This design comes from an exercise in tuning for small area, a short achievable clock period and few clock cycles on the open sky130 flow, not from production work.
Function was checked by simulation only, so behaviour that the tests miss may differ from the original.
The series may have gaps, and a smaller design here may also do less where the tests do not look.

==> run_1/util_map.png <==
The die is cut into 25 by 25 equal tiles; black is low, pale yellow is high, 0 to 100% covered.
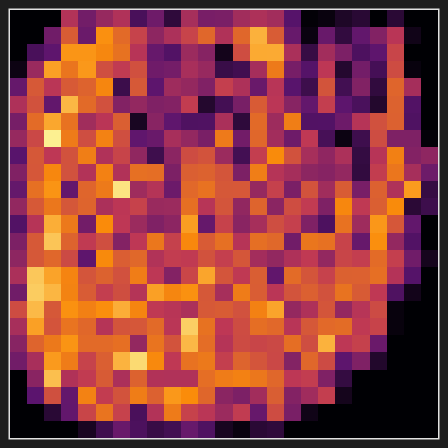
==> run_1/clock_wires.png <==
Scale bar: 100 um.
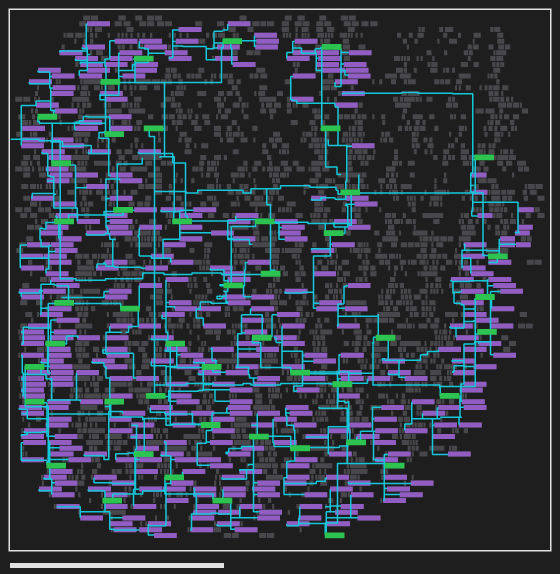
==> run_1/m4.png <==
Supply wires on this layer in gray.
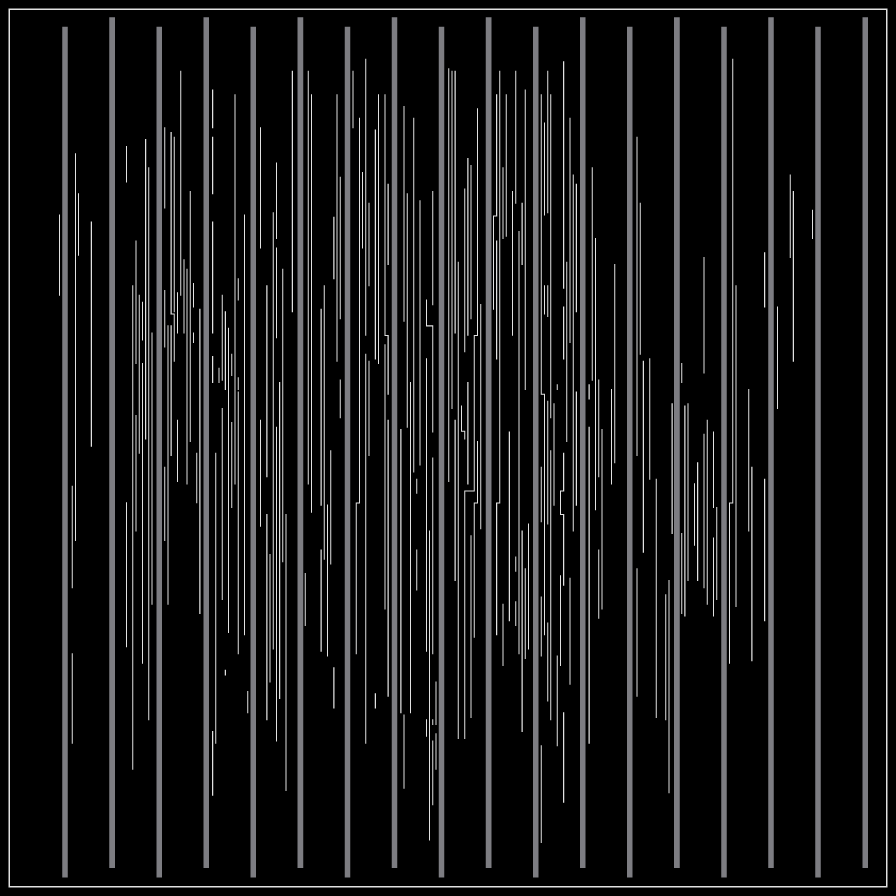
==> flow/design.v <==
module sel(in0, in1, sel, out);
	input wire [23:0] in0, in1;
	input wire sel;
	output wire [23:0] out;
	assign out = (sel) ? in1:in0;
endmodule
module zf(clk, rst_n, zf_in, zf_out);
	input wire clk, rst_n;
	input wire zf_in;
	output reg zf_out;
always @(posedge clk) begin
	if (!rst_n) begin
		zf_out <= 0;
	end else begin
		zf_out <= zf_in;
	end
end
endmodule
module pc(pc_in, pc_out, rst_n, clk, we, load);
	input rst_n, clk, we, load;  
	input[7:0] pc_in;
	output[7:0] pc_out;
	reg[7:0] pc_out;
	parameter [7:0] HALT_PC = 8'd75;
	always @(posedge clk) begin
		if (!rst_n) begin
			pc_out <= HALT_PC;
		end else if (load) begin
			pc_out <= 0;
		end else begin
			if (we) begin
				pc_out <= pc_in;
			end else begin
				pc_out <= pc_out + 1;
			end
		end
	end
endmodule
module alu(ina, inb, op, zf, out);
	input wire [23:0] ina, inb;
	input wire [3:0] op;
	output reg zf;
	output reg [23:0] out;
 parameter [3:0] RX90  = 4'b0000,
				RX180 = 4'b0001,
			   	RX270 = 4'b0010,
			    RY90  = 4'b0011,
			    RY180 = 4'b0100,
			    RY270 = 4'b0101,
			    RZ90  = 4'b0110,
			    RZ180 = 4'b0111,
			    CHECK = 4'b1000,
			    STORE = 4'b1001,
			    JNZ   = 4'b1010,
			    JMP   = 4'b1011,
			    REFERENCE = 4'b1100,
				ADD		  = 4'b1101,
				COPY	  = 4'b1110,
				COMP	  = 4'b1111;
 parameter [3:0]	FIRST  = 3'b000,
				SECOND = 3'b001,
				THIRD  = 3'b010,
				FOURTH = 3'b011,
				FIFTH  = 3'b100,
				SIXTH  = 3'b101,
				SEVENTH = 3'b110;
parameter ORDER_DIGIT_INC_FLAG = 1'b1,
		  INIT_ROTATION_FLAG = 1'b1;
always @(*) begin
	out <= 0;
	zf <= 0;
	case (op)
	RX90 : begin
		out <= {inb[23:19], inb[6:5], inb[16:15], inb[18:17], inb[12:11], inb[14:13], inb[8:7], inb[10:9], inb[4], inb[2:0], inb[3]};
		zf <= 0;
	end
	RX180 : begin
		out <= {inb[23:19], inb[10:9], inb[16:15], inb[6:5], inb[12:11], inb[18:17], inb[8:7], inb[14:13], inb[4], inb[1:0], inb[3:2]};
		zf <= 0;
	end
	RX270 : begin
		out <= {inb[23:19], inb[14:13], inb[16:15], inb[10:9], inb[12:11], inb[6:5], inb[8:7], inb[18:17], inb[4], inb[0], inb[3:1]};
		zf <= 0;
	end
	RY90 : begin
		out <= {inb[23:22], inb[13:12], inb[19:14], inb[1:0], inb[10:8], inb[11], inb[21:20], inb[5:2], inb[7:6]};
		zf <= 0;
	end
	RY180 : begin
		out <= {inb[23:22], inb[1:0], inb[19:14], inb[7:6], inb[9:8], inb[11:10], inb[13:12], inb[5:2], inb[21:20]};
		zf <= 0;
	end
	RY270 : begin
		out <= {inb[23:22], inb[7:6], inb[19:14], inb[21:20], inb[8], inb[11:9], inb[1:0], inb[5:2], inb[13:12]};
		zf <= 0;
	end
	RZ90 : begin
		out <= {inb[23], inb[11:10], inb[20:18], inb[22:21], inb[12], inb[15:13], inb[0], inb[3], inb[9:4], inb[16], inb[2:1], inb[17]};
		zf <= 0;
	end
	RZ180 : begin
		out <= {inb[23], inb[0], inb[3], inb[20:18], inb[11:10], inb[13:12], inb[15:14], inb[17:16], inb[9:4], inb[21], inb[2:1], inb[22]};
		zf <= 0;
	end
	REFERENCE : begin
		case (inb[23:21])
			FIRST: out <= {inb[2:0], 21'b000_000_000_000_000_000_000};
			SECOND: out <= {inb[5:3], 21'b000_000_000_000_000_000_000};
			THIRD: out <= {inb[8:6], 21'b000_000_000_000_000_000_000};
			FOURTH: out <= {inb[11:9], 21'b000_000_000_000_000_000_000};
			FIFTH: out <= {inb[14:12], 21'b000_000_000_000_000_000_000};
			SIXTH: out <= {inb[17:15], 21'b000_000_000_000_000_000_000};
			SEVENTH: out <= {inb[20:18], 21'b000_000_000_000_000_000_000};
			default: out <= 0;
		endcase
		zf <= 0;
	end
	ADD : begin
		if (ina[20] == ORDER_DIGIT_INC_FLAG) begin
			out <= {ina[23:21], 21'b000_000_000_000_000_000_000}  + inb;
		end else begin
			out <= {3'b000, inb[20:0]} + { 21'b000_000_000_000_000_000_000, ina[23:21]};
		end
		zf <= 0;
	end
	CHECK : begin
		zf <= (ina[23:21] == inb[23:21]) ? 1 : 0;
	end
	COMP : begin
		zf <= (ina == inb) ? 1 : 0;
	end
	COPY : begin
		if (ina[23] == INIT_ROTATION_FLAG) begin
			out <= {4'b0000, inb[20:0]};
		end else begin
			out <= inb;
		end
		zf <= 0;
	end
	STORE : begin
		out <= ina;
		zf <= 0;
	end
	endcase
end
endmodule
module decoder(op, zf, pc_in, pc_we, src0, src1, dst, reg_we, sel1, sel2, data, alu_op, mem_we);
	input wire [15:0] op;
	input wire zf;
	output reg [7:0] pc_in;
	output reg pc_we;
	output reg [3:0] src0, src1, dst;
	output reg reg_we;
	output reg sel1, sel2;
	output reg [23:0] data;
	output reg [3:0] alu_op;
	output reg mem_we;
 parameter [3:0] RX90  = 4'b0000,
				RX180 = 4'b0001,
			   	RX270 = 4'b0010,
			    RY90  = 4'b0011,
			    RY180 = 4'b0100,
			    RY270 = 4'b0101,
			    RZ90  = 4'b0110,
			    RZ180 = 4'b0111,
			    CHECK = 4'b1000,
			    STORE = 4'b1001,
			    JNZ   = 4'b1010,
			    JMP   = 4'b1011,
			    REFERENCE = 4'b1100,
				ADD		  = 4'b1101,
				COPY	  = 4'b1110,
				COMP	  = 4'b1111;
always @(*) begin
	alu_op <= 0; dst <= 0; src1 <= 0; src0 <= 0; pc_in <= 0; pc_we <= 0;
	reg_we <= 0; sel1 <= 0; sel2 <= 0; data <= 0; mem_we <= 0;
	case (op[15:12])
	RX90 : begin
		alu_op  <= op[15:12];
		dst	    <= op[11:8];
		src1	<= op[7:4];
		src0	<= 0;
		pc_in	<= 0;
		pc_we	<= 0;
		reg_we	<= 1;
		sel1	<= 1;
		sel2	<= 0;
		data	<= 0;
		mem_we	<= 0;
	end
	RX180 : begin
		alu_op  <= op[15:12];
		dst	    <= op[11:8];
		src1	<= op[7:4];
		src0	<= 0;
		pc_in	<= 0;
		pc_we	<= 0;
		reg_we	<= 1;
		sel1	<= 0;
		sel2	<= 0;
		data	<= 0;
		mem_we	<= 0;
	end
	RX270 : begin
		alu_op  <= op[15:12];
		dst	    <= op[11:8];
		src1	<= op[7:4];
		src0	<= 0;
		pc_in	<= 0;
		pc_we	<= 0;
		reg_we	<= 1;
		sel1	<= 0;
		sel2	<= 0;
		data	<= 0;
		mem_we	<= 0;
	end
	RY90 : begin
		alu_op  <= op[15:12];
		dst	    <= op[11:8];
		src1	<= op[7:4];
		src0	<= 0;
		pc_in	<= 0;
		pc_we	<= 0;
		reg_we	<= 1;
		sel1	<= 1;
		sel2	<= 0;
		data	<= 0;
		mem_we	<= 0;
	end
	RY180 : begin
		alu_op  <= op[15:12];
		dst	    <= op[11:8];
		src1	<= op[7:4];
		src0	<= 0;
		pc_in	<= 0;
		pc_we	<= 0;
		reg_we	<= 1;
		sel1	<= 1;
		sel2	<= 0;
		data	<= 0;
		mem_we	<= 0;
	end
	RY270 : begin
		alu_op  <= op[15:12];
		dst	    <= op[11:8];
		src1	<= op[7:4];
		src0	<= 0;
		pc_in	<= 0;
		pc_we	<= 0;
		reg_we	<= 1;
		sel1	<= 1;
		sel2	<= 0;
		data	<= 0;
		mem_we	<= 0;
	end
	RZ90 : begin
		alu_op  <= op[15:12];
		dst	    <= op[11:8];
		src1	<= op[7:4];
		src0	<= 0;
		pc_in	<= 0;
		pc_we	<= 0;
		reg_we	<= 1;
		sel1	<= 1;
		sel2	<= 0;
		data	<= 0;
		mem_we	<= 0;
	end
	RZ180 : begin
		alu_op  <= op[15:12];
		dst	    <= op[11:8];
		src1	<= op[7:4];
		src0	<= 0;
		pc_in	<= 0;
		pc_we	<= 0;
		reg_we	<= 1;
		sel1	<= 1;
		sel2	<= 0;
		data	<= 0;
		mem_we	<= 0;
	end
	REFERENCE : begin
		alu_op <= op[15:12];
		dst    <= op[11:8];
		src1   <= op[7:4];
		src0   <= 0;
		pc_in  <= 0;
		pc_we  <= 0;
		reg_we <= 1;
		sel1   <= 0;
		sel2   <= 0;
		data   <= 0;
		mem_we <= 0;
	end
	ADD: begin
		alu_op  <= op[15:12];
		dst		<= op[11:8];
		src1    <= op[7:4];
		src0    <= 0;
		pc_in   <= 0;
		pc_we   <= 0;
		reg_we  <= 1;
		sel1 	<= 0;
		sel2   	<= 0;
		data    <= {op[3:0], 20'b0000_0000_0000_0000_0000}; mem_we  <= 0;
	end
	CHECK : begin
		alu_op  <= op[15:12];
		dst		<= 0;
		src1    <= op[11:8];
		src0    <= 0;
		pc_in   <= 0;
		pc_we   <= zf;
		reg_we  <= 0;
		sel1 	<= 0;
		sel2   	<= 0;
		data    <= {op[7:0], 16'b0000_0000_0000_0000};
		mem_we  <= 0;
	end
	COMP : begin
		alu_op  <= op[15:12];
		dst		<= 0;
		src1    <= op[7:4];
		src0    <= op[3:0];
		pc_in   <= 0;
		pc_we   <= zf;
		reg_we  <= 0;
		sel1 	<= 1;
		sel2   	<= 0;
		data    <= 0;
		mem_we  <= 0;
	end
	COPY : begin
		alu_op	<= op[15:12];
		dst 	<= op[11:8];
		src1	<= op[7:4];
		src0	<= 0;
		pc_in	<= 0;
		pc_we	<= 0;
		reg_we	<= 1;
		sel1	<= 0;
		sel2	<= 0;
		data	<= op[3:0];
		mem_we	<= 0;
	end 
	JMP: begin
		alu_op  <= 0;
		dst		<= 0;
		src1    <= 0;
		src0    <= 0;
		pc_in   <= op[7:0];
		pc_we   <= 1;
		reg_we  <= 0;
		sel1 	<= 0;
		sel2   	<= 0;
		data    <= 0;
		mem_we  <= 0;
	end
	JNZ : begin
		alu_op  <= 0;
		dst		<= 0;
		src1    <= 0;
		src0    <= 0;
		pc_in   <= op[7:0];
		pc_we   <= zf;
		reg_we  <= 0;
		sel1 	<= 0;
		sel2   	<= 0;
		data    <= 0;
		mem_we 	<= 0;
	end
	 STORE : begin
		alu_op  <= op[15:12];
		dst		<= 0;
		src1    <= op[11:8];
		src0    <= op[7:4];
		pc_in   <= 0;
		pc_we   <= 0;
		reg_we  <= 0;
		sel1 	<= 1;
		sel2   	<= 0;
		data    <= 0;
		mem_we  <= 1;
	end
	default : begin
		pc_we <= 0;
	end
	endcase
end
endmodule
module imem(pc, op);
	input wire [7:0] pc;
	output reg [15:0] op;
 parameter [3:0] RX90  = 4'b0000,
				RX180 = 4'b0001,
			   	RX270 = 4'b0010,
			    RY90  = 4'b0011,
			    RY180 = 4'b0100,
			    RY270 = 4'b0101,
			    RZ90  = 4'b0110,
			    RZ180 = 4'b0111,
			    CHECK = 4'b1000,
			    STORE = 4'b1001,
			    JNZ   = 4'b1010,
			    JMP   = 4'b1011,
			    REFERENCE = 4'b1100,
				ADD		  = 4'b1101,
				COPY	  = 4'b1110,
				COMP	  = 4'b1111;
 parameter [2:0] X90  = 3'b000,
		  		X180 = 3'b001,
		  		X270 = 3'b010,
		  		Y90  = 3'b011,
	      		Y180 = 3'b100,
		  		Y270 = 3'b101,
		  		Z90  = 3'b110,
		  		Z180 = 3'b111;
 parameter [4:0]	BLUE_ADDR	 		= 4'b0000,
				WHITE_ADDR 			= 4'b0001,
				RED_ADDR	 		= 4'b0010,
				TMP_BLUE_ADDR 		= 4'b0011,
				TMP_WHITE_ADDR 		= 4'b0100,
				TMP_RED_ADDR 		= 4'b0101,
				ORDER1_ADDR 		= 4'b0110,
				ORDER2_ADDR 		= 4'b0111,
				TMP_ORDER_ADDR 		= 4'b1000,
				IDEAL_BLUE_ADDR		= 4'b1001,
				IDEAL_WHITE_ADDR	= 4'b1010,
				IDEAL_RED_ADDR		= 4'b1011;
 parameter [3:0]	FIRST  = 3'b000,
				SECOND = 3'b001,
				THIRD  = 3'b010,
				FOURTH = 3'b011,
				FIFTH  = 3'b100,
				SIXTH  = 3'b101,
				SEVENTH = 3'b110;
parameter INIT_ROTATION_FLAG = 1'b1,
		  ORDER_DIGIT_INC_FLAG	 = 1'b1,
		  SEQUENCE_INC_FLAG		 = 1'b0;
parameter [2:0]	INC_NUM = 3'b001;
parameter [3:0]	BLUE_MEM_ADDR	= 4'b0000,
				WHITE_MEM_ADDR	= 4'b0001,
				RED_MEM_ADDR	= 4'b0010;
parameter [7:0] TO_INIT 		  = 0,
				TO_READING_ORDER  = 4,
				TO_MAKE_SEQUENCE  = 9,
				TO_CHECK_ROTATION = 12,
				TO_RX90			  = 28,
				TO_RX180		  = 32,
				TO_RX270		  = 36,
				TO_RY90			  = 40,
				TO_RY180		  = 44,
				TO_RY270		  = 48,
				TO_RZ90			  = 52,
				TO_RZ180		  = 56,
				TO_BLUE_CHECK	  = 60,
				TO_WHITE_CHECK	  = 63,
				TO_RED_CHECK	  = 66,
				TO_OVERWRITE_STATE = 69,
				TO_FIN			   = 75;
always @(pc) begin
	op <= {JMP, 4'b0000, TO_FIN};
	case (pc)
	0: begin
		op[15:12]	<= COPY;
		op[11:8]	<= TMP_BLUE_ADDR;
		op[7:4]		<= BLUE_ADDR;
		op[3:0]		<= 4'b0000;
	end
	1: begin
		op[15:12]	<= COPY;
		op[11:8]	<= TMP_WHITE_ADDR;
		op[7:4]		<= WHITE_ADDR;
		op[3:0]		<= 4'b0000;
	end
	2: begin
		op[15:12]	<= COPY;
		op[11:8]	<= TMP_RED_ADDR;
		op[7:4]		<= RED_ADDR;
		op[3:0]		<= 4'b0000;
	end
	3: begin
		op[15:12]	<= JMP;
		op[11:8]	<= 4'b0000;
		op[7:0]		<= TO_BLUE_CHECK;
	end
	4: begin
		op[15:12]	<= CHECK;
		op[11:8]    <= ORDER1_ADDR;
		op[7:0]		<= {SEVENTH, 5'b00000};
	end
	5: begin
		op[15:12]	<= JNZ;
		op[11:8] 	<= 4'b0000;
		op[7:0]		<= TO_MAKE_SEQUENCE; 
	end
	6: begin
		op[15:12] <= REFERENCE;
		op[11:8]  <= TMP_ORDER_ADDR;
		op[7:4]   <= ORDER1_ADDR;
		op[3:0]   <= 4'b0000;
	end
	7: begin
		op[15:12] <= ADD;
		op[11:8]  <= ORDER1_ADDR;
		op[7:4]   <= ORDER1_ADDR;
		op[3:0]   <= {INC_NUM, ORDER_DIGIT_INC_FLAG};
	end
	8: begin
		op[15:12]	<= JMP;
		op[11:8]	<= 4'b0000;
		op[7:0]		<= TO_CHECK_ROTATION;
	end
	9: begin
		op[15:12]	<= ADD;
		op[11:8]	<= ORDER1_ADDR;
		op[7:4]		<= ORDER1_ADDR;
		op[3:0]		<= {INC_NUM, SEQUENCE_INC_FLAG};
	end
	10 : begin
		op[15:12]	<= COPY;
		op[11:8]	<= ORDER1_ADDR;
		op[7:4]		<= ORDER1_ADDR;
		op[3:0]		<= {INIT_ROTATION_FLAG, 3'b000};
	end
	11	: begin
		op[15:12]	<= JMP;
		op[11:8]	<= 4'b0000;
		op[7:0]		<= TO_INIT;
	end
	12: begin
		op[15:12]  <= CHECK;
		op[11:8]   <= TMP_ORDER_ADDR;
		op[7:0]    <= {X90, 5'b00000};
	end
	13: begin
		op[15:12]  <= JNZ;
		op[11:8]   <= 4'b0000;
		op[7:0]    <= TO_RX90;
	end
	14: begin
		op[15:12]  <= CHECK;
		op[11:8]   <= TMP_ORDER_ADDR;
		op[7:0]    <= {X180, 5'b00000};
	end
	15: begin
		op[15:12]  <= JNZ;
		op[11:8]   <= 4'b0000; 
		op[7:0]    <= TO_RX180;
	end
	16: begin
		op[15:12]  <= CHECK;
		op[11:8]   <= TMP_ORDER_ADDR;
		op[7:0]    <= {X270, 5'b00000};
	end
	17: begin
		op[15:12]  <= JNZ;
		op[11:8]   <= 4'b0000;
		op[7:0]    <= TO_RX270;
	end
	18: begin
		op[15:12]  <= CHECK;
		op[11:8]   <= TMP_ORDER_ADDR;
		op[7:0]    <= {Y90, 5'b00000};
	end
	19: begin
		op[15:12]  <= JNZ;
		op[11:8]   <= 4'b0000;
		op[7:0]    <= TO_RY90;
	end
	20: begin
		op[15:12]  <= CHECK;
		op[11:8]   <= TMP_ORDER_ADDR;
		op[7:0]    <= {Y180, 5'b00000};
	end
	21: begin
		op[15:12]  <= JNZ;
		op[11:8]   <= 4'b0000;
		op[7:0]    <= TO_RY180;
	end
	22: begin
		op[15:12]  <= CHECK;
		op[11:8]   <= TMP_ORDER_ADDR;
		op[7:0]    <= {Y270, 5'b00000};
	end
	23: begin
		op[15:12]  <= JNZ;
		op[11:8]   <= 4'b0000;
		op[7:0]    <= TO_RY270;
	end
	24: begin
		op[15:12]  <= CHECK;
		op[11:8]   <= TMP_ORDER_ADDR;
		op[7:0]    <= {Z90, 5'b00000};
	end
	25: begin
		op[15:12]  <= JNZ;
		op[11:8]   <= 4'b0000;
		op[7:0]    <= TO_RZ90;
	end
	26: begin
		op[15:12]  <= CHECK;
		op[11:8]   <= TMP_ORDER_ADDR;
		op[7:0]    <= {Z180, 5'b00000};
	end
	27: begin
		op[15:12]  <= JNZ;
		op[11:8]   <= 4'b0000;
		op[7:0]    <= TO_RZ180;
	end
	28: begin
		op[15:12] <= RX90;
		op[11:8]  <= TMP_BLUE_ADDR;
		op[7:4]   <= TMP_BLUE_ADDR;
		op[3:0]   <= 4'b0000;
	end
	29 : begin
		op[15:12] <= RX90;
		op[11:8]  <= TMP_WHITE_ADDR;
		op[7:4]   <= TMP_WHITE_ADDR;
		op[3:0]	  <= 4'b0000;
	end
	30 : begin
		op[15:12] <= RX90;
		op[11:8]  <= TMP_RED_ADDR;
		op[7:4]   <= TMP_RED_ADDR;
		op[3:0]	  <= 4'b0000;
	end
	31 : begin
		op[15:12] <= JMP;
		op[11:8]  <= 4'b0000;
		op[7:0]   <= TO_BLUE_CHECK;
	end
	32: begin
		op[15:12] <= RX180;
		op[11:8]  <= TMP_BLUE_ADDR;
		op[7:4]   <= TMP_BLUE_ADDR;
		op[3:0]   <= 4'b0000;
	end
	33 : begin
		op[15:12] <= RX180;
		op[11:8]  <= TMP_WHITE_ADDR;
		op[7:4]   <= TMP_WHITE_ADDR;
		op[3:0]	  <= 4'b0000;
	end
	34 : begin
		op[15:12] <= RX180;
		op[11:8]  <= TMP_RED_ADDR;
		op[7:4]   <= TMP_RED_ADDR;
		op[3:0]	  <= 4'b0000;
	end
	35 : begin
		op[15:12] <= JMP;
		op[11:8]  <= 4'b0000;
		op[7:0]   <= TO_BLUE_CHECK;
	end
	36: begin
		op[15:12] <= RX270;
		op[11:8]  <= TMP_BLUE_ADDR;
		op[7:4]   <= TMP_BLUE_ADDR;
		op[3:0]   <= 4'b0000;
	end
	37 : begin
		op[15:12] <= RX270;
		op[11:8]  <= TMP_WHITE_ADDR;
		op[7:4]   <= TMP_WHITE_ADDR;
		op[3:0]	  <= 4'b0000;
	end
	38 : begin
		op[15:12] <= RX270;
		op[11:8]  <= TMP_RED_ADDR;
		op[7:4]   <= TMP_RED_ADDR;
		op[3:0]	  <= 4'b0000;
	end
	39 : begin
		op[15:12] <= JMP;
		op[11:8]  <= 4'b0000;
		op[7:0]   <= TO_BLUE_CHECK;
	end
	40: begin
		op[15:12] <= RY90;
		op[11:8]  <= TMP_BLUE_ADDR;
		op[7:4]   <= TMP_BLUE_ADDR;
		op[3:0]   <= 4'b0000;
	end
	41 : begin
		op[15:12] <= RY90;
		op[11:8]  <= TMP_WHITE_ADDR;
		op[7:4]   <= TMP_WHITE_ADDR;
		op[3:0]	  <= 4'b0000;
	end
	42 : begin
		op[15:12] <= RY90;
		op[11:8]  <= TMP_RED_ADDR;
		op[7:4]   <= TMP_RED_ADDR;
		op[3:0]	  <= 4'b0000;
	end
	43 : begin
		op[15:12] <= JMP;
		op[11:8]  <= 4'b0000;
		op[7:0]   <= TO_BLUE_CHECK;
	end
	44: begin
		op[15:12] <= RY180;
		op[11:8]  <= TMP_BLUE_ADDR;
		op[7:4]   <= TMP_BLUE_ADDR;
		op[3:0]   <= 4'b0000;
	end
	45 : begin
		op[15:12] <= RY180;
		op[11:8]  <= TMP_WHITE_ADDR;
		op[7:4]   <= TMP_WHITE_ADDR;
		op[3:0]	  <= 4'b0000;
	end
	46 : begin
		op[15:12] <= RY180;
		op[11:8]  <= TMP_RED_ADDR;
		op[7:4]   <= TMP_RED_ADDR;
		op[3:0]	  <= 4'b0000;
	end
	47 : begin
		op[15:12] <= JMP;
		op[11:8]  <= 4'b0000;
		op[7:0]   <= TO_BLUE_CHECK;
	end
	48: begin
		op[15:12] <= RY270;
		op[11:8]  <= TMP_BLUE_ADDR;
		op[7:4]   <= TMP_BLUE_ADDR;
		op[3:0]   <= 4'b0000;
	end
	49 : begin
		op[15:12] <= RY270;
		op[11:8]  <= TMP_WHITE_ADDR;
		op[7:4]   <= TMP_WHITE_ADDR;
		op[3:0]	  <= 4'b0000;
	end
	50 : begin
		op[15:12] <= RY270;
		op[11:8]  <= TMP_RED_ADDR;
		op[7:4]   <= TMP_RED_ADDR;
		op[3:0]	  <= 4'b0000;
	end
	51 : begin
		op[15:12] <= JMP;
		op[11:8]  <= 4'b0000;
		op[7:0]   <= TO_BLUE_CHECK;
	end
	52: begin
		op[15:12] <= RZ90;
		op[11:8]  <= TMP_BLUE_ADDR;
		op[7:4]   <= TMP_BLUE_ADDR;
		op[3:0]   <= 4'b0000;
	end
	53 : begin
		op[15:12] <= RZ90;
		op[11:8]  <= TMP_WHITE_ADDR;
		op[7:4]   <= TMP_WHITE_ADDR;
		op[3:0]	  <= 4'b0000;
	end
	54 : begin
		op[15:12] <= RZ90;
		op[11:8]  <= TMP_RED_ADDR;
		op[7:4]   <= TMP_RED_ADDR;
		op[3:0]	  <= 4'b0000;
	end
	55: begin
		op[15:12] <= JMP;
		op[11:8]  <= 4'b0000;
		op[7:0]   <= TO_BLUE_CHECK;
	end
	56: begin
		op[15:12] <= RZ180;
		op[11:8]  <= TMP_BLUE_ADDR;
		op[7:4]   <= TMP_BLUE_ADDR;
		op[3:0]   <= 4'b0000;
	end
	57 : begin
		op[15:12] <= RZ180;
		op[11:8]  <= TMP_WHITE_ADDR;
		op[7:4]   <= TMP_WHITE_ADDR;
		op[3:0]	  <= 4'b0000;
	end
	58 : begin
		op[15:12] <= RZ180;
		op[11:8]  <= TMP_RED_ADDR;
		op[7:4]   <= TMP_RED_ADDR;
		op[3:0]	  <= 4'b0000;
	end
	59 : begin
		op[15:12] <= JMP;
		op[11:8]  <= 4'b0000;
		op[7:0]   <= TO_BLUE_CHECK;
	end
	60 : begin
		op[15:12]	<= COMP;
		op[11:8]	<= 4'b0000;
		op[7:4]		<= TMP_BLUE_ADDR;
		op[3:0]		<= IDEAL_BLUE_ADDR;
	end
	61 : begin
		op[15:12]	<= JNZ;
		op[11:8]	<= 4'b0000;
		op[7:0]		<= TO_WHITE_CHECK;
	end
	62: begin
		op[15:12]	<= JMP;
		op[11:8]	<= 4'b0000;
		op[7:0]		<= TO_READING_ORDER;
	end
	63 : begin
		op[15:12]	<= COMP;
		op[11:8]	<= 4'b0000;
		op[7:4]		<= TMP_WHITE_ADDR;
		op[3:0]		<= IDEAL_WHITE_ADDR;
	end
	64 : begin
		op[15:12]	<= JNZ;
		op[11:8]	<= 4'b0000;
		op[7:0]		<= TO_RED_CHECK;
	end
	65 : begin
		op[15:12]	<= JMP;
		op[11:8]	<= 4'b0000;
		op[7:0]		<= TO_READING_ORDER;
	end
	66 : begin
		op[15:12]	<= COMP;
		op[11:8]	<= 4'b0000;
		op[7:4]		<= TMP_RED_ADDR;
		op[3:0]		<= IDEAL_RED_ADDR;
	end
	67 : begin
		op[15:12]	<= JNZ;
		op[11:8]	<= 4'b0000;
		op[7:0]		<= TO_OVERWRITE_STATE;
	end
	68 : begin
		op[15:12]	<= JMP;
		op[11:8]	<= 4'b0000;
		op[7:0]		<= TO_READING_ORDER;
	end
	69 : begin
		op[15:12]	<= COPY;
		op[11:8]	<= BLUE_ADDR;
		op[7:4]		<= TMP_BLUE_ADDR;
		op[3:0]		<= 4'b0000;
	end
	70 : begin
		op[15:12]	<= COPY;
		op[11:8]	<= WHITE_ADDR;
		op[7:4]		<= TMP_WHITE_ADDR;
		op[3:0]		<= 4'b0000;
	end
	71 : begin
		op[15:12]	<= COPY;
		op[11:8]	<= RED_ADDR;
		op[7:4]		<= TMP_RED_ADDR;
		op[3:0]		<= 4'b0000;
	end
	72 : begin
		op[15:12]	<= STORE;
		op[11:8]	<= BLUE_ADDR;
		op[7:4]		<= BLUE_MEM_ADDR;
		op[3:0]		<= 4'b0000;
	end
	73 : begin
		op[15:12]	<= STORE;
		op[11:8]	<= WHITE_ADDR;
		op[7:4]		<= WHITE_MEM_ADDR;
		op[3:0]		<= 4'b0000;
	end
	74 : begin
		op[15:12]	<= STORE;
		op[11:8]	<= RED_ADDR;
		op[7:4]		<= RED_MEM_ADDR;
		op[3:0]		<= 4'b0000;
	end 
	75: begin
		op[15:12]	<= JMP;
		op[11:8]	<= 4'b0000;
		op[7:0]		<= TO_FIN;
	end
	endcase
end 
endmodule
module register(src0, src1, dst, we, data, clk, rst_n, data0, data1, load, init_blue, init_white, init_red, order1);
	input wire clk, rst_n, we;
	input wire [3:0] src0, src1;
	input wire [3:0] dst;
	input wire [23:0] data;
	output wire [23:0] data0, data1;
	input wire load;
	input wire [23:0] init_blue, init_white, init_red;
	output wire [23:0] order1;
	wire [23:0] reg0, reg1, reg2, reg3, reg4, reg5, reg6, reg7, reg8, reg9, reg10, reg11;
	reg [23:0] regis [15:0];  
	parameter [23:0] BLUE = 24'b1000_0000_0000_0000_1100_0001,
					WHITE = 24'b0000_1000_0001_0100_0000_1000,
					RED   = 24'b0001_0011_0010_0000_0000_0000,
					ORDER1 = 24'b0000_0000_0000_0000_0000_0000,
					ORDER2 = 24'b0000_0000_0000_0000_0000_0000,
					IDEAL_BLUE = 24'b1111_0000_0000_0000_0000_0000,
					IDEAL_WHITE = 24'b0000_1111_0000_0000_0000_0000,
					IDEAL_RED = 24'b0000_0000_1111_0000_0000_0000;
always @(posedge clk) begin
if (!rst_n) begin
		regis[0] <= BLUE;
		regis[1] <= WHITE;
		regis[2] <= RED;
		regis[3] <= 0;
		regis[4] <= 0;
		regis[5] <= 0;
		regis[6] <= ORDER1;
		regis[7] <= ORDER2;
		regis[8] <= 0;
		regis[9]  <= IDEAL_BLUE;
		regis[10] <= IDEAL_WHITE;
		regis[11] <= IDEAL_RED;
		regis[12] <= 0;
		regis[13] <= 0;
		regis[14] <= 0;
		regis[15] <= 0;
	end else if (load) begin
		regis[0] <= init_blue;
		regis[1] <= init_white;
		regis[2] <= init_red;
		regis[6] <= ORDER1;
	end else begin
		if (we) begin
			regis[dst] <= data;
		end else begin
			regis[dst] <= regis[dst];
		end
	end
end
assign data0 = regis[src0];
assign data1 = regis[src1];
assign order1 = regis[6];
assign reg0 = regis[0];
assign reg1 = regis[1];
assign reg2 = regis[2];
assign reg3 = regis[3]; assign reg4 = regis[4]; assign reg5 = regis[5]; assign reg6 = regis[6];
assign reg7 = regis[7];
assign reg8 = regis[8];
assign reg9 = regis[9];
assign reg10 = regis[10];
assign reg11 = regis[11];
endmodule
module rubik_top(clk, rst_n, start, init_blue, init_white, init_red, busy, done, result);
	input wire clk, rst_n;
	input wire start;
	input wire [23:0] init_blue, init_white, init_red;
	output wire busy, done;
	output wire [23:0] result;
	wire pc_we, reg_we, mem_we;
	wire [7:0] pc_in, pc_out;
	wire [15:0] op;
	wire [3:0] dst;
	wire [3:0] src0, src1;
	wire [23:0] dec_data;
	wire [3:0] alu_op;
	wire [23:0] alu_out;
	wire zf, zf_out;
	wire sel1, sel2;
	wire [23:0] sel1_out, sel2_out;
	wire [23:0] reg_data0, reg_data1, order1;
	wire [23:0] mem_data;
	wire halted, load;
	reg valid;
	parameter [7:0] HALT_PC = 8'd75;
assign halted = (pc_out == HALT_PC);
assign load = start & halted;
assign busy = ~halted;
assign done = halted & valid;
assign result = order1;
always @(posedge clk) begin
	if (!rst_n) begin
		valid <= 1'b0;
	end else if (load) begin
		valid <= 1'b1;
	end
end
assign mem_data = 24'd0;
sel s1(.in0(dec_data), .in1(reg_data0), .sel(sel1), .out(sel1_out));
sel s2(.in0(alu_out), .in1(mem_data), .sel(sel2), .out(sel2_out));
register r0(.src0(src0), .src1(src1), .dst(dst), .we(reg_we), .data(sel2_out), .clk(clk), .rst_n(rst_n), .data0(reg_data0), .data1(reg_data1),
	.load(load), .init_blue(init_blue), .init_white(init_white), .init_red(init_red), .order1(order1));
alu a0(.ina(sel1_out), .inb(reg_data1), .op(alu_op), .zf(zf), .out(alu_out));
pc pc0(.pc_in(pc_in), .pc_out(pc_out), .rst_n(rst_n), .clk(clk), .we(pc_we), .load(load));
imem imem0(.pc(pc_out), .op(op));
zf zf0(.clk(clk), .rst_n(rst_n), .zf_in(zf), .zf_out(zf_out));
decoder dec1(.op(op), .zf(zf_out), .pc_in(pc_in), .pc_we(pc_we), .src0(src0), .src1(src1), .dst(dst), .reg_we(reg_we), .sel1(sel1), .sel2(sel2), .data(dec_data), .alu_op(alu_op), .mem_we(mem_we));
endmodule
parameter [3:0] RX90  = 4'b0000,
				RX180 = 4'b0001,
			   	RX270 = 4'b0010,
			    RY90  = 4'b0011,
			    RY180 = 4'b0100,
			    RY270 = 4'b0101,
			    RZ90  = 4'b0110,
			    RZ180 = 4'b0111,
			    CHECK = 4'b1000,
			    STORE = 4'b1001,
			    JNZ   = 4'b1010,
			    JMP   = 4'b1011,
			    REFERENCE = 4'b1100,
				ADD		  = 4'b1101,
				COPY	  = 4'b1110,
				COMP	  = 4'b1111;
parameter [4:0]	BLUE_ADDR	 		= 4'b0000,
				WHITE_ADDR 			= 4'b0001,
				RED_ADDR	 		= 4'b0010,
				TMP_BLUE_ADDR 		= 4'b0011,
				TMP_WHITE_ADDR 		= 4'b0100,
				TMP_RED_ADDR 		= 4'b0101,
				ORDER1_ADDR 		= 4'b0110,
				ORDER2_ADDR 		= 4'b0111,
				TMP_ORDER_ADDR 		= 4'b1000,
				IDEAL_BLUE_ADDR		= 4'b1001,
				IDEAL_WHITE_ADDR	= 4'b1010,
				IDEAL_RED_ADDR		= 4'b1011;
parameter [3:0]	FIRST  = 3'b000,
				SECOND = 3'b001,
				THIRD  = 3'b010,
				FOURTH = 3'b011,
				FIFTH  = 3'b100,
				SIXTH  = 3'b101,
				SEVENTH = 3'b110;
parameter [2:0] X90  = 3'b000,
		  		X180 = 3'b001,
		  		X270 = 3'b010,
		  		Y90  = 3'b011,
	      		Y180 = 3'b100,
		  		Y270 = 3'b101,
		  		Z90  = 3'b110,
		  		Z180 = 3'b111;
==> flow/run.sh <==
#!/bin/bash
# synth_recipe.tcl (not shown) runs the flow's synth.tcl, then flattens the netlist and writes it again
# the make line also repeats each setting of config.mk as NAME=value (left out here)
make -C /OpenROAD-flow-scripts/flow DESIGN_CONFIG=/design/flow/config.mk WORK_HOME=/design/flow/orfs CLKGATE_MAP_FILE= SYNTH_SCRIPT=/design/flow/synth_recipe.tcl finish
==> flow/config.mk <==
export PLATFORM = sky130hd
export DESIGN_NAME = rubik_top
export DESIGN_NICKNAME = rubik_top
export VERILOG_FILES = /design/flow/design.v
export SDC_FILE = /design/flow/constraint.sdc
export NUM_CORES = 4
export LEC_CHECK = 0
export CAP_MARGIN = 20
export CORE_MARGIN = 2
export CORE_UTILIZATION = 40
export SLEW_MARGIN = 20
==> flow/constraint.sdc <==
create_clock -name core_clock -period 10.0 [get_ports {clk}]
set_input_delay 2.0000 -clock core_clock [delete_from_list [all_inputs] [get_ports {clk}]]
set_output_delay 2.0000 -clock core_clock [all_outputs]
set_load 0.01 [all_outputs]
==> summary.txt, run 1 <==
status = timing/DRC/antenna clean
routed vias = 22.8k
pins over their slew limit = 0
Met2 Routed Length = 49.1 mm
highest-delay cell along the critical path = a211oi_4
Max-Slew Margin vs Limit = 24.8%
CTS Buf Count = 46
post-DP HPWL = 76.7 mm
setup bufs post-CTS = 0
Final Cycle Share = 81.7%
first-pass GRT wire length = 159 mm
CP required = 10.28 ns
sequential share of the synthesized area = 47.5%
Synth async-reset ratio = 0%
maximum clock rate = 0.122 GHz
Final GP Congestion = 1.04
routed vias/inst = 6.61
startpoint types = register
M1 WL = 41.0 mm
Clock Tree Root = clkbuf_16
Synth Register Bits = 394
final wirelength = 112 mm
number of synthesized flops with an enable pin = 384
CTS resizes = 0
layout cell share with drive strength beyond 1 = 12.5%
clk_skew = 0.0362 ns
Distinct cells, synth = 124
Core Region = 61,400 um2
Post-Syn Area = 24,700 um2
Mapped Cells = 2,445
Finish-stage setup viols = 0
GRT Residual Overflow = 0
final hold violations = 0
Crit Path Class = reg -> reg
initial antenna violation count = 3
Synth area leader = edfxtp_1
drt wl/cell = 32.6 um
top-area cell type share of the netlist area = 46.7%
Tmin final = 8.17 ns
Starting Density = 40.3%
CP Capture Type = register
largest net degree at the start of global routing = 102
CP peak stage delay = 0.87 ns
Ys Warns = 7
clock sink count = 394
CP Max Fanout = 52
NumNets Final = 2,706
Testbench counts for the RTL of run 1, summed over its fixed seeds: cycles 4,475,220.
-- util_map.png (at the start) --
tiles over 75% full = 6.7%
emptiest ninth of the die = south-east
nearly empty tiles = 11%
fullest tile = 97%
mean over tiles = 43%

-- clock_wires.png (at the start) --
flip-flops -> purple  # count 394
clock-net drivers -> green  # count 46
clock wires -> cyan  # length 5,810 um
flops lie = spread over the die

-- m4.png (at the start) --
wire length on this layer = 10,300 um
main direction = vertical
nets with wire on the layer = 153

run 1: metrics by stage:
step	setup slack, ns	cells	utilization [%]	area, um2
3_3_place_gp	2.13	3361	43.9	27000
3_5_place_dp	2.19	3361	43.9	27000
5_1_grt	1.64	3446	46.6	28600
4_1_cts	2.15	3445	46.5	28600
6_report	1.83	3447	46.6	28600
2_1_floorplan	4.25	2587	-	25200
run 1: final timing paths:
kind                                   endpoint  cells after the start
worst min-delay path                      valid                      2
worst max-delay path            r0.regis[2][20]                     19
worst max register to register  r0.regis[2][20]                     19
worst min register to register            valid                      2
run 1: per-layer routing:
metal  vias up  global-route usage (%)
met5         -                       0
met4         4                    26.2
met3       471                    7.25
met2      1712                    52.9
met1     11100                    43.5
li1       9444                       -
run 1: logic make-up (layout without fill, tap and decap cells):
group	Yosys count	in the layout	synth area share (%)
other	2	145	0.0304
flip-flops	394	394	47.5
buffers and inverters	224	293	4.61
multiplexers	142	142	8.33
adder cells (fa/ha/maj)	11	11	0.587
AO/OA/AOI/OAI	558	558	17.1
XOR/XNOR	46	46	1.63
AND/OR/NAND/NOR	1068	1068	20.3
run 1: cell usage in the layout (no fill, tap or decap), types with 62 or more instances in the layout:
master           count
a21oi_1             62
buf_4               76
clkdlybuf4s50_1    100
conb_1             144
edfxtp_1           384
mux2i_1             68
nand2_1            450
nand3_1            117
nor2_1             224
o21ai_0            100
run 1: final cells by class:
cell class              instances  area [um2]
flip-flops and latches        394       11700
diodes                          1        2.50
repair buffers                182        1680
clock inverters                31         419
inverters                      27         101
clock buffers                  53        1180
well taps                     790         988
fillers                      5725       32800
multi-input cells            1969       12500
run 1: critical path: cells and delay by family (launching register included):
family | cells | cell delay, ns
AO/OA/AOI/OAI | 7 | 2.86
XOR/XNOR | 1 | 0.11
adder cells (fa/ha/maj) | 1 | 0.18
buffers and inverters | 1 | 0.60
flip-flops | 1 | 0.55
multiplexers | 1 | 0.39
AND/OR/NAND/NOR | 8 | 3.13
run 1: state kept, by name, summed over array words and instances (netlist names):
signal,flops
r0.regis,384
pc0.pc_out,8
zf0.zf_out,1
valid,1
--- run 2: outline of the changes from run 1 ---
flow/design.v: 1037 -> 875 lines; modules unchanged: 0
  rubik_top: edited, 45 -> 875 lines
  removed: sel, zf, pc, alu, decoder, imem, register
--- a/flow/config.mk
+++ b/flow/config.mk
@@ -8,4 +8,4 @@
 export CAP_MARGIN = 20
 export CORE_MARGIN = 2
-export CORE_UTILIZATION = 40
+export CORE_UTILIZATION = 30
 export SLEW_MARGIN = 20
==> run 2 against run 1 <==
- worst setup slack improved by 0.51 ns
- maximum frequency increased by 6.7%
- routed wire length increased by 64%
- area after synthesis decreased by 22%
- hold slack improved by 0.025 ns
- sequential cell count decreased by 256
- first-iteration DRC count increased by 75%
- clock-buffer cell count decreased by 32
- sequential share of layout area decreased by 24 points
- non-clock buffer count increased by 69
- critical endpoint is now res[23]
==> summary.txt, run 2 <==
highest-delay cell along the critical path = nand2_2
layout cell share with drive strength beyond 1 = 12.2%
r2r endpoint = res[23]
Final GP Congestion = 1.18
CP Capture Type = register
routed vias/inst = 8.03
clk_skew = 0.0179 ns
number of synthesized flops with an enable pin = 101
Hold Path Depth = 2
Synth async-reset ratio = 0%
post-DP HPWL = 133 mm
CTS resizes = 0
Ys Warns = 1
Post-Syn Area = 19,200 um2
fillers = 6,824
critical path's top delay family = simple AND/OR/NAND/NOR gates
Worst Hold Path EP = valid
largest net degree at the start of global routing = 70
Synth area leader = edfxtp_1
pins over their slew limit = 0
maximum clock rate = 0.130 GHz
biggest regs = W: 35 flops, s0p: 35 flops, res: 21 flops
setup bufs post-CTS = 0
CP peak stage delay = 0.76 ns
CP Max Fanout = 15
status = timing/DRC/antenna clean
placed cells = 3,683
Starting Density = 30.4%
R2R depth = 24
CTS Buf Count = 17
Clock Tree Root = clkbuf_16
Finish-stage setup viols = 0
GRT Residual Overflow = 0
Synth Register Bits = 138
Final Cycle Share = 76.6%
NumNets Final = 2,968
Max-Slew Margin vs Limit = 8.26%
Distinct cells, synth = 96
final hold violations = 0
Worst Path Buf+Inv = 3
Mapped Cells = 2,799
DR pass1 iterations = 14
top-area cell type share of the netlist area = 15.8%
drt wl/cell = 49.0 um
initial antenna violation count = 30
commonest non-fill, non-tap cell in the layout = nand2_1
CP required = 10.29 ns
first-pass GRT wire length = 250 mm
Testbench counts for the RTL of run 2, summed over its fixed seeds: cycles 475.
[run 2: cell count changes after synthesis, moves of 50 or more]
cell / before / now
edfxtp_1: 384 / 101
nand4_1: 32 / 246
nor4_1: 9 / 220
nor3_1: 33 / 163
nand2_1: 461 / 362
nor2_1: 226 / 312
a21oi_1: 64 / 118
and2_1: 11 / 65
or4_1: 4 / 54
[run 2: how the worst max path moves through the flow]
stage / depth (start not counted) / slack, ns / end / from
6_report: 24 / 2.34 / res[23] / W[31]
5_1_grt: 27 / 2.46 / res[23] / W[1]
4_1_cts: 25 / 2.70 / res[23] / W[31]
3_5_place_dp: 25 / 2.73 / res[23] / W[31]
3_3_place_gp: 24 / 2.68 / res[22] / W[31]
2_1_floorplan: 10 / 4.34 / res[0] / init_red[5]
[run 2: cell families after synthesis]
kind of cell               Yosys count  share of synthesized area [%]
and+or+nand+nor                   1857                           52.9
adders and majority gates           18                           1.17
other                                1                         0.0195
DFF                                138                           19.7
AOI/OAI and AO/OA                  470                           16.5
buffers and inverters              240                           5.71
xor gates and xnor gates            15                          0.685
muxes                               60                           3.35
[run 2: final cells by class]
class,count,area [um2],share of cell area (%)
multi-input cells,2423,14900,65.7
well taps,846,1060,4.68
clock buffers,21,485,2.15
clock inverters,11,80.1,0.354
flip-flops and latches,138,3770,16.7
repair buffers,251,2140,9.46
inverters,44,165,0.730
diodes,26,65.1,0.287
[run 2: worst register-to-register path, delay by kind of cell, from the launching register on]
| family | cells | cell delay (ns) |
|---|---|---|
| and+or+nand+nor | 10 | 3.56 |
| xor gates and xnor gates | 1 | 0.16 |
| muxes | 1 | 0.32 |
| buffers and inverters | 3 | 0.29 |
| DFF | 1 | 0.41 |
| adders and majority gates | 3 | 0.78 |
| AOI/OAI and AO/OA | 6 | 1.98 |
[run 2: through the flow]
step	worst slack [ns]	cell area, um2	utilization [%]	hold WS [ns]
after floorplan	4.34	19200	-	0.424
after global placement	2.68	21500	34.1	0.473
after detailed placement	2.73	21600	34.1	0.492
after CTS	2.70	22100	35.0	0.507
after global routing	2.46	22600	35.7	0.526
final	2.34	22600	35.8	0.508
[run 2: layer usage]
metal | GRT usage [%] | wire (um) | up-vias
met4 | 53.6 | 25200 | 30
met3 | 35.8 | 29500 | 1510
met5 | 13.2 | 556 | -
li1 | - | - | 11200
met1 | 55.6 | 58500 | 14000
met2 | 74.7 | 70400 | 3473
==> run_2/clock_wires.png <==
Scale bar: 100 um.
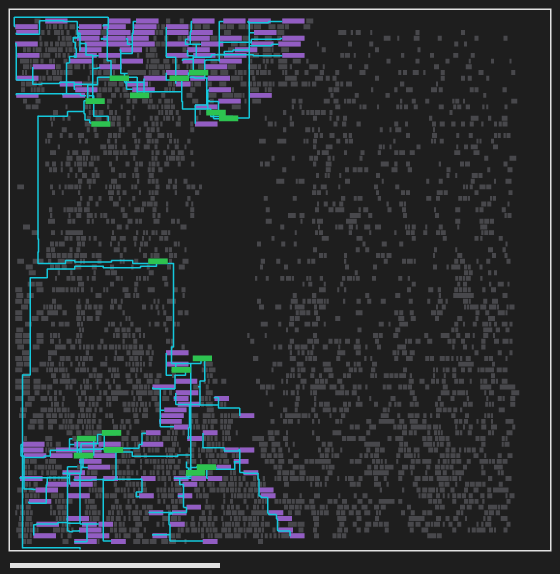
clock-net drivers -> green  # count 17
clock wires -> cyan  # length 2,380 um
flip-flops -> purple  # count 138
routed clock nets = 18

==> run_2/util_map.png <==
The die is cut into 26 by 26 equal tiles; black is low, pale yellow is high, 0 to 100% covered.
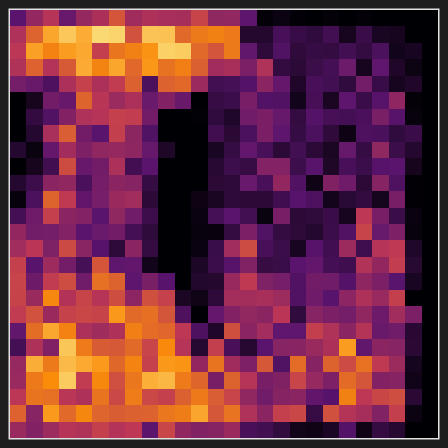
tiles over 75% full = 4.7%
fullest tile = 92%
nearly empty tiles = 11%
densest ninth of the die = south-west
emptiest ninth of the die = north-east
utilization after layout: 35.8%
Core Region: 63,200 um2

==> run_2/critical_path.png <==
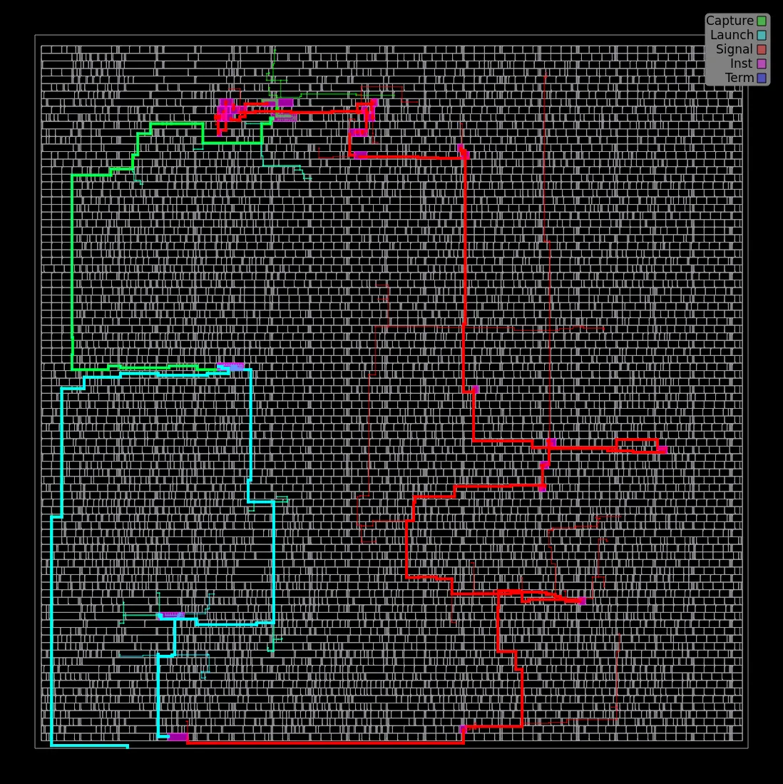
Non-Filler Instances: 3,760
Tmin final: 7.66 ns

==> run_2/m4.png <==
Supply wires on this layer in gray.
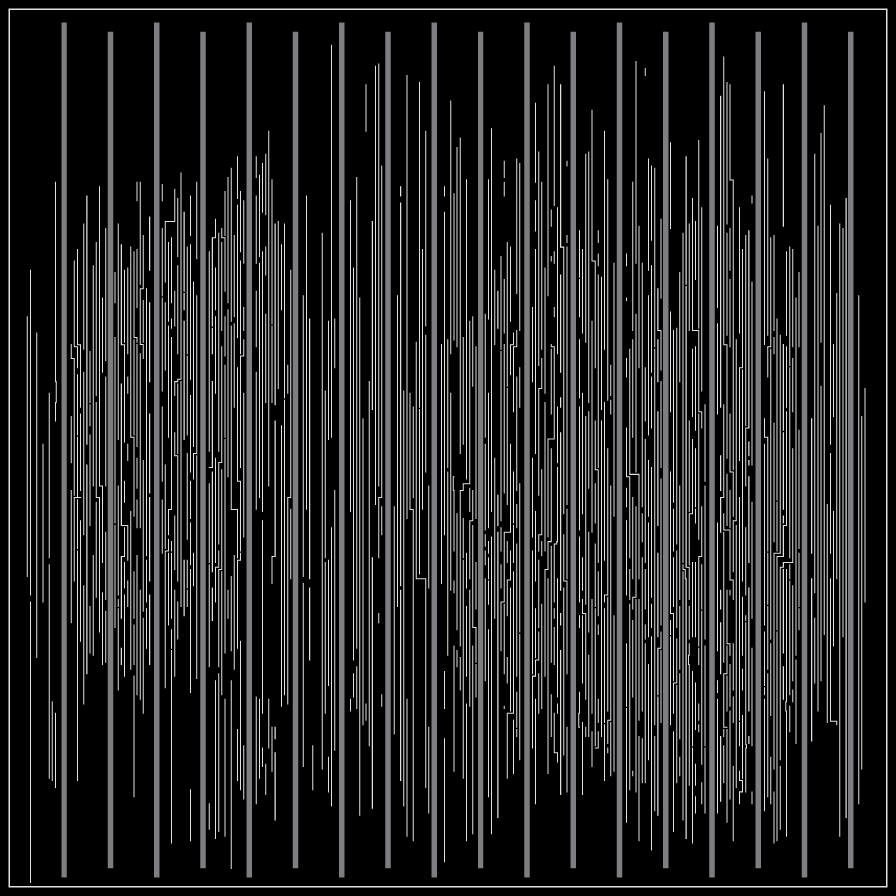
share of all routed wire = 14%
longest straight run = 182 um
routed vias: 30.2k
final wirelength: 184 mm

port drivers added, routing unchanged:
No port has a modelled driver above. Below, the same layouts with a new extraction and two added sets of constraints.
Step 1 assumes that a clkbuf_16 drives the clock port and a buf_2 every other input.
Step 2 adds t to the input delays and takes it off the output delays; t is the mean of the earliest and latest rising clock arrival at the registers after step 1. Input paths then give back, and output paths get back, about the clock's delay inside the block.
Slacks: ideal / step 1 / step 2; pairs: ideal / step 1.
run | t (ns) | setup WS [ns] | worst setup path at the end | worst register clock-pin slew, ns | pins driven straight from the clock port
run 1 | 0.673 | 1.826 / 1.826 / 1.826 | register to register | 0.07 / 0.07 | 1
run 2 | 0.522 | 2.337 / 2.337 / 2.337 | register to register | 0.07 / 0.07 | 1
After both steps setup and hold are still met in every run listed.
